This is an optimization exercise on Yosys and OpenROAD, whose aim is small area, a short achievable clock period and few clock cycles per item, not a production implementation. Function was checked by simulation only, so behaviour that the tests miss may differ from the original. Power is estimated from default activity; no workload was simulated.

pdn.png
Scale bar: 50 µm. Pins as bars on the die edge. Tap cells in grey.
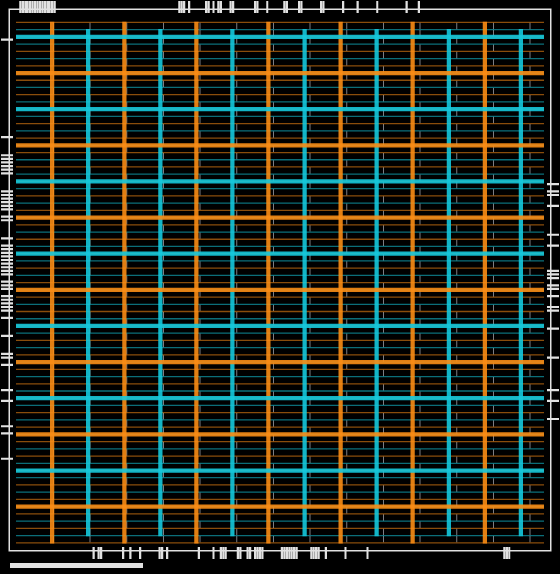
cell_classes.png
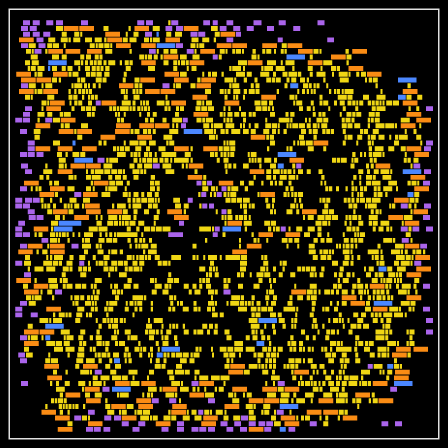
clock_map.png
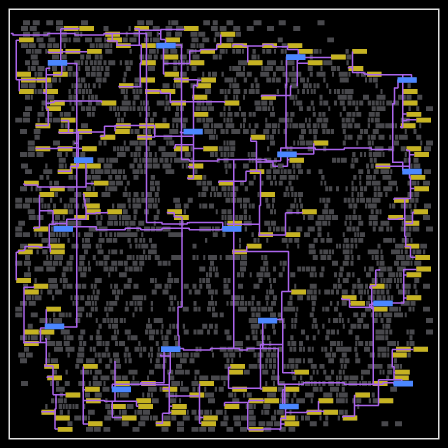
metal_stack.png
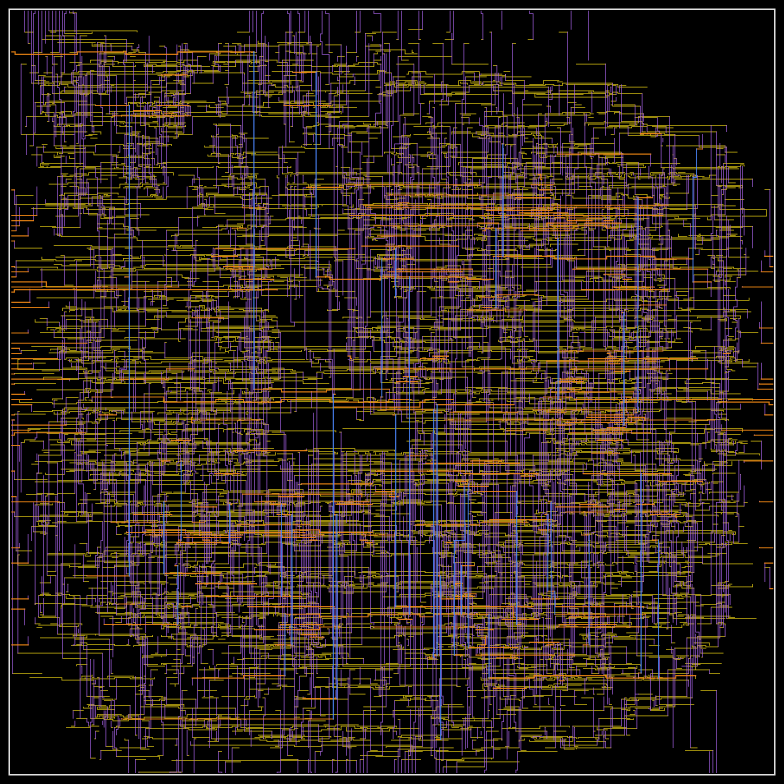
final_clocks.png
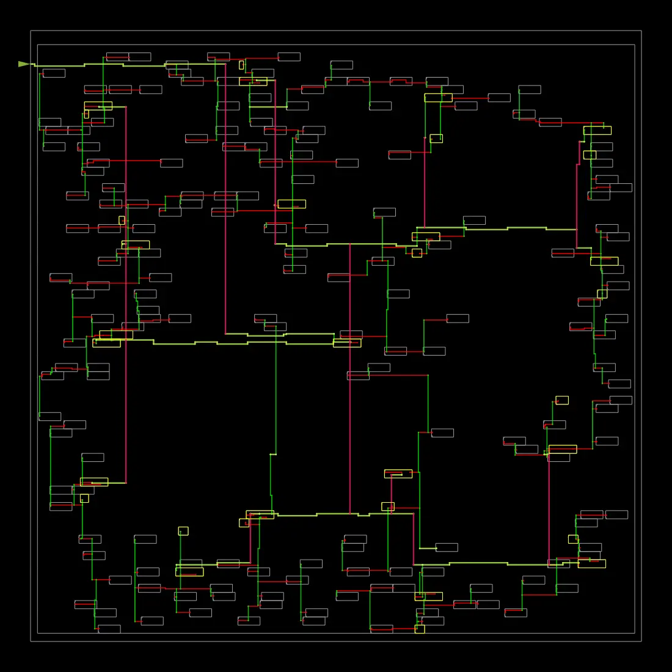
$ cat run.sh
#!/bin/bash
# synth_recipe.tcl (not shown) runs the flow's synth.tcl, then flattens the netlist and writes it again
# the make line also repeats each setting of config.mk as NAME=value (left out here)
make -C /OpenROAD-flow-scripts/flow DESIGN_CONFIG=/design/flow/config.mk WORK_HOME=/design/flow/orfs CLKGATE_MAP_FILE= SYNTH_SCRIPT=/design/flow/synth_recipe.tcl finish
$ cat config.mk
export PLATFORM = sky130hd
export DESIGN_NAME = boothe_multiplier
export DESIGN_NICKNAME = boothe_multiplier
export VERILOG_FILES = /design/flow/design.v
export SDC_FILE = /design/flow/constraint.sdc
export NUM_CORES = 4
export LEC_CHECK = 0
export CAP_MARGIN = 20
export CORE_MARGIN = 2
export CORE_UTILIZATION = 40
export SLEW_MARGIN = 20
$ cat constraint.sdc
create_clock -name core_clock -period 5.0 [get_ports {clk}]
set_input_delay 1.0000 -clock core_clock [delete_from_list [all_inputs] [get_ports {clk}]]
set_output_delay 1.0000 -clock core_clock [all_outputs]
set_load 0.01 [all_outputs]
$ cat design.v
module boothe_multiplier (clk, rst, new_inp, m1, m2, prod, add_op, sub_op, done);
    input clk;
    input rst;
    input new_inp;
    input signed [31:0] m1, m2;
    output reg done;
    output reg signed [63:0] prod;
    output reg [4:0] add_op;
    output reg [4:0] sub_op;
    reg [5:0] counter;
    reg sub_counter;
    reg signed [63:0] a;
    reg signed [31:0] b;
    reg b_;
    wire signed [31:0] c;
    assign c = b+1;
    always @(posedge clk) begin
        if (rst == 1) begin
            done <= 1;
            counter <= 0;
            b_ <= 0;
            a <= 0;
            b <= 0;
            prod <= 0;
            sub_counter <= 0;
            add_op <= 0;
            sub_op <= 0;
        end
        else begin
        if(new_inp == 1) begin
            a[31:0] <= m1;
            a[63:32] <= -m1[31];
            b <= m2;
            b_ <= 0;
            prod <= 0;
            done <= 0;
            add_op <= 0;
            sub_op <= 0;
        end
        if (done == 0) begin
            if(counter == 32) begin
                done <= 1;
                counter <= 0;
            end
            else begin
                if (sub_counter == 0) begin
                    if(b_ == 0 && b[0] == 1) begin
                        prod <= prod - a;
                        sub_op <= sub_op + 1;
                    end
                    else if(b_ == 1 && b[0] == 0) begin
                        prod <= prod + a;
                        add_op <= add_op + 1;
                    end
                    sub_counter <= 1;
                end
                else begin
                    a <= (a<<1);
                    b <= (b>>1)|(b[30]<<31);
                    b_ <= b[0];
                    if ((c==1)|(c==0)) begin
                        counter <= 32;
                    end
                    else begin
                        counter <= counter + 1;
                    end
                    sub_counter <= 0;
                end
            end
        end
        end
    end
endmodule
==> key figures <==
Power
  • Pwr per Cell Area: between 200 and 300 nW/µm²
  • Combinational power share: 0.341
  • Clock share of power: 0.306
  • Internal: 0.002830 W
  • Switching share of power: 0.3866
  • P_sw: around 0.0018 W

Synthesis
  • Post-synth top area share: 0.2257
  • FF+latch count, synth: around 180
  • Synth area leaders: dfxtp_1, ha_1, a21oi_1, nor2_1, a211oi_1
  • Synthesized-area fraction occupied by adder cells: 0.1050
  • Yosys warns: 1
  • Main combinational cell family by area after synthesis: compound AO/OA/AOI/OAI gates
  • Post-Syn Instances: between 2000 and 2500
  • Number of synthesized flops with an enable pin: 0
  • Most used DFF post-synth: dfxtp_1
  • Cell taking the most area after synthesis: dfxtp_1
  • Post-Syn Nets: about 2400
  • Post-synth ARST share: 0
  • Seq/Total Area, Yosys: 0.2257
  • Post-Synth Simple-Gate Area: 0.1932
  • Synthesized area per cell: 7.348 µm²

Setup path
  • CP Data Arrival Time: 4.85 ns
  • Slowest stage delay, CP: between 0.6 and 0.7 ns
  • Critical path startpoint category: flop
  • Reg-to-Reg End: prod[62]
  • Reg2reg start: a[17]
  • CP max stage cell: o31ai_1
  • Worst R2R Path Depth: 13
  • Reg-to-reg slack, setup: between 0.6 and 0.7 ns
  • Worst setup path category: flop to flop
  • CP startpoint: a[17]

Final layout
  • Area Growth Syn to Fin: 14.25%
  • Ant diodes: 0
  • Final net count: approximately 2400

Timing
  • Fin Setup TNS: 0 ns
  • WHS: roughly 0.46 ns
  • Clock skew: around 0.014 ns
  • Pins Over Slew Limit: 0
  • FMAX: roughly 230 MHz
  • Slew margin rel.: 0.3460
  • RSZ-0062 raised after global routing: false
  • Endpoints failing hold: 0

Detailed routing
  • Remaining DRCs: 0
  • First-pass detailed-route iteration total: 6
  • Final WL: roughly 58000 µm
  • Detail Route Antenna Nets: 0
  • Via-per-instance ratio: about 6.0

GRT
  • First-pass GRT wire length: 90690 µm
  • GRT overflow: 0
  • Largest net degree at the start of global routing: 100
  • Initial antenna violation count: 0

Clock network
  • Clock sinks: roughly 180
  • Root Driver: clkbuf_16
  • Clk slew on worst S/H paths: 0.08 ns

Placed design
  • PortBufs: about 140
  • Post-placement cell count: roughly 2700

Die
  • Initial Util: 0.4080
  • Die X-Extent: approximately 200 µm
  • CORE AREA: 38920 µm²
  • Die height: just over 200 µm

Status
  • Outcome: no timing/DRC/antenna violations
Testbench counts, summed over its fixed seeds: cycles 154,892, items 3,200.
## Picture notes: pdn.png
cyan -> VDD
orange -> VSS
signal pins = 142
met5 straps = 14
rows = 72
tap cells = 518
met4 straps = 14

## Picture notes: cell_classes.png
yellow -> all other logic  # cells 1835
purple -> other buffers and delay cells  # cells 165
orange -> flops  # cells 179
blue -> clock drivers and dummy loads  # cells 32

## Picture notes: clock_map.png
yellow -> flip-flops  # count 179
blue -> cells driving clock nets  # count 17
purple -> clock wires  # length 3130 µm
routed clock nets = 18

## Picture notes: metal_stack.png
orange -> met3  # wire length 3530 µm
blue -> met4  # wire length 1460 µm
yellow -> met1  # wire length 27.1 mm
purple -> met2  # wire length 25.9 mm

## Picture notes: final_clocks.png
clock-net power: 0.00141 W
seq_cells: 179
Clock Latency Late Sink: 0.52 ns

state kept, by name, indices dropped and copies added, names as in the netlist:
name / flops
sub_op: 5
done: 1
b_: 1
sub_counter: 1
prod: 64
add_op: 5
counter: 6
b: 32
a: 64
synthesized netlist by cell type (all sizes together) (8+ instances only):
cell	number
or3	10
o31ai	26
dfxtp	179
xor2	10
a32oi	11
inv	137
o221ai	17
nand2	116
a21o	37
nand3	42
xnor2	60
a22oi	24
or2	9
nand4	31
o21bai	40
o211ai	21
nor2b	31
o22ai	20
nor3	43
a211oi	123
a21oi	236
ha	130
mux2i	69
o21ai	89
clkbuf	116
a31oi	28
a221o	17
or4	8
o21a	9
and3	13
a221oi	8
buf	31
nand2b	19
nor2	294
nor4	20
kinds of logic (layout without fill, tap and decap cells):
kind of cell | Yosys count | in the layout
buf+inv | 286 | 336
mux | 71 | 71
xor+xnor | 70 | 70
fa+ha+maj | 132 | 132
compound gates | 763 | 763
flops | 179 | 179
simple gates | 660 | 660
per-stage QoR:
step	total power (W)	cell area (µm²)
final	0.004613	18140
after global routing	0.004867	18140
after CTS	0.004626	18140
after detailed placement	0.003201	17570
after global placement	0.003204	17570
after floorplan	0.002728	15880
cell usage in the layout, fill, tap and decap left out, drive strengths merged, types with 20 or more instances in the layout:
cell	synthesis	final
buf	31	26
ha	130	130
clkdlybuf4s50	0	139
nand4	31	31
o21ai	89	89
o31ai	26	26
a21o	37	37
mux2i	69	69
nand3	42	42
a22oi	24	24
a211oi	123	123
nand2	116	116
o211ai	21	21
nor4	20	20
o22ai	20	20
dfxtp	179	179
nor2b	31	31
nor3	43	43
o21bai	40	40
a21oi	236	236
a31oi	28	28
xnor2	60	60
inv	137	145
nor2	294	294
routing by layer:
layer | share of wire | vias to the layer above | global-route usage
li1 | - | 7983 | -
met1 | 0.47 | 7778 | 0.3829
met2 | 0.45 | 523 | 0.4414
met3 | 0.061 | 80 | 0.05241
met4 | 0.025 | 0 | 0.1035
met5 | 0 | - | 0
worst min path at each step:
| stage | startpoint | to | slack [ns] | cells after the start |
|---|---|---|---|---|
| 2_1_floorplan | counter[4] | counter[4] | 0.46 | 1 |
| 3_3_place_gp | add_op[4] | add_op[4] | 0.46 | 1 |
| 3_5_place_dp | add_op[4] | add_op[4] | 0.46 | 1 |
| 4_1_cts | add_op[4] | add_op[4] | 0.47 | 1 |
| 5_1_grt | add_op[4] | add_op[4] | 0.49 | 1 |
| 6_report | add_op[4] | add_op[4] | 0.46 | 1 |
critical path: cells and delay by family (launching register included):
family                     cells  cell delay [ns]
buffers and inverters          2             0.21
adders and majority gates      1             0.53
AOI/OAI and AO/OA              8             2.56
and+or+nand+nor                2             0.65
DFF                            1             0.37
cell type report:
cell class | instances | area [µm²] | share of cell area
multi-input cells | 1696 | 11210 | 0.6180
flip-flops and latches | 179 | 3583 | 0.1975
inverters | 139 | 521.8 | 0.02876
well taps | 518 | 648.1 | 0.03573
clock inverters | 13 | 140.1 | 0.007725
clock buffers | 19 | 432.9 | 0.02386
repair buffers | 165 | 1603 | 0.08835
power by group through the flow:
stage | clock (W) | sequential (W) | combinational, W
finish | 0.00141 | 0.00163 | 0.00157
global route | 0.00150 | 0.00165 | 0.00172
CTS | 0.00145 | 0.00163 | 0.00155
detailed placement | 0 | 0.00166 | 0.00154
global placement | 0 | 0.00166 | 0.00155
floorplan | 0 | 0.00163 | 0.00110

## what the ideal ports hide
The flow's constraints put no driver on any port. The routed layout listed below was extracted and timed again, unchanged, in two steps. Step 1, drivers: a clkbuf_16 drives clk and a buf_2 each remaining input, both assumed. Step 2 also shifts input and output timing later by t, the mid clock arrival at the registers, as if the neighbouring blocks saw the same clock. Three values: ideal ports, drivers, drivers and shift; two values: the first two.
shift t [ns]: 0.573
slack for setup (ns): 0.606 / 0.606 / 0.606
worst setup path at the end: register to register
After both steps setup and hold are still met in this run. The setup slack of this run moves by 0.000 ns with the drivers and by 0.000 ns with both steps.
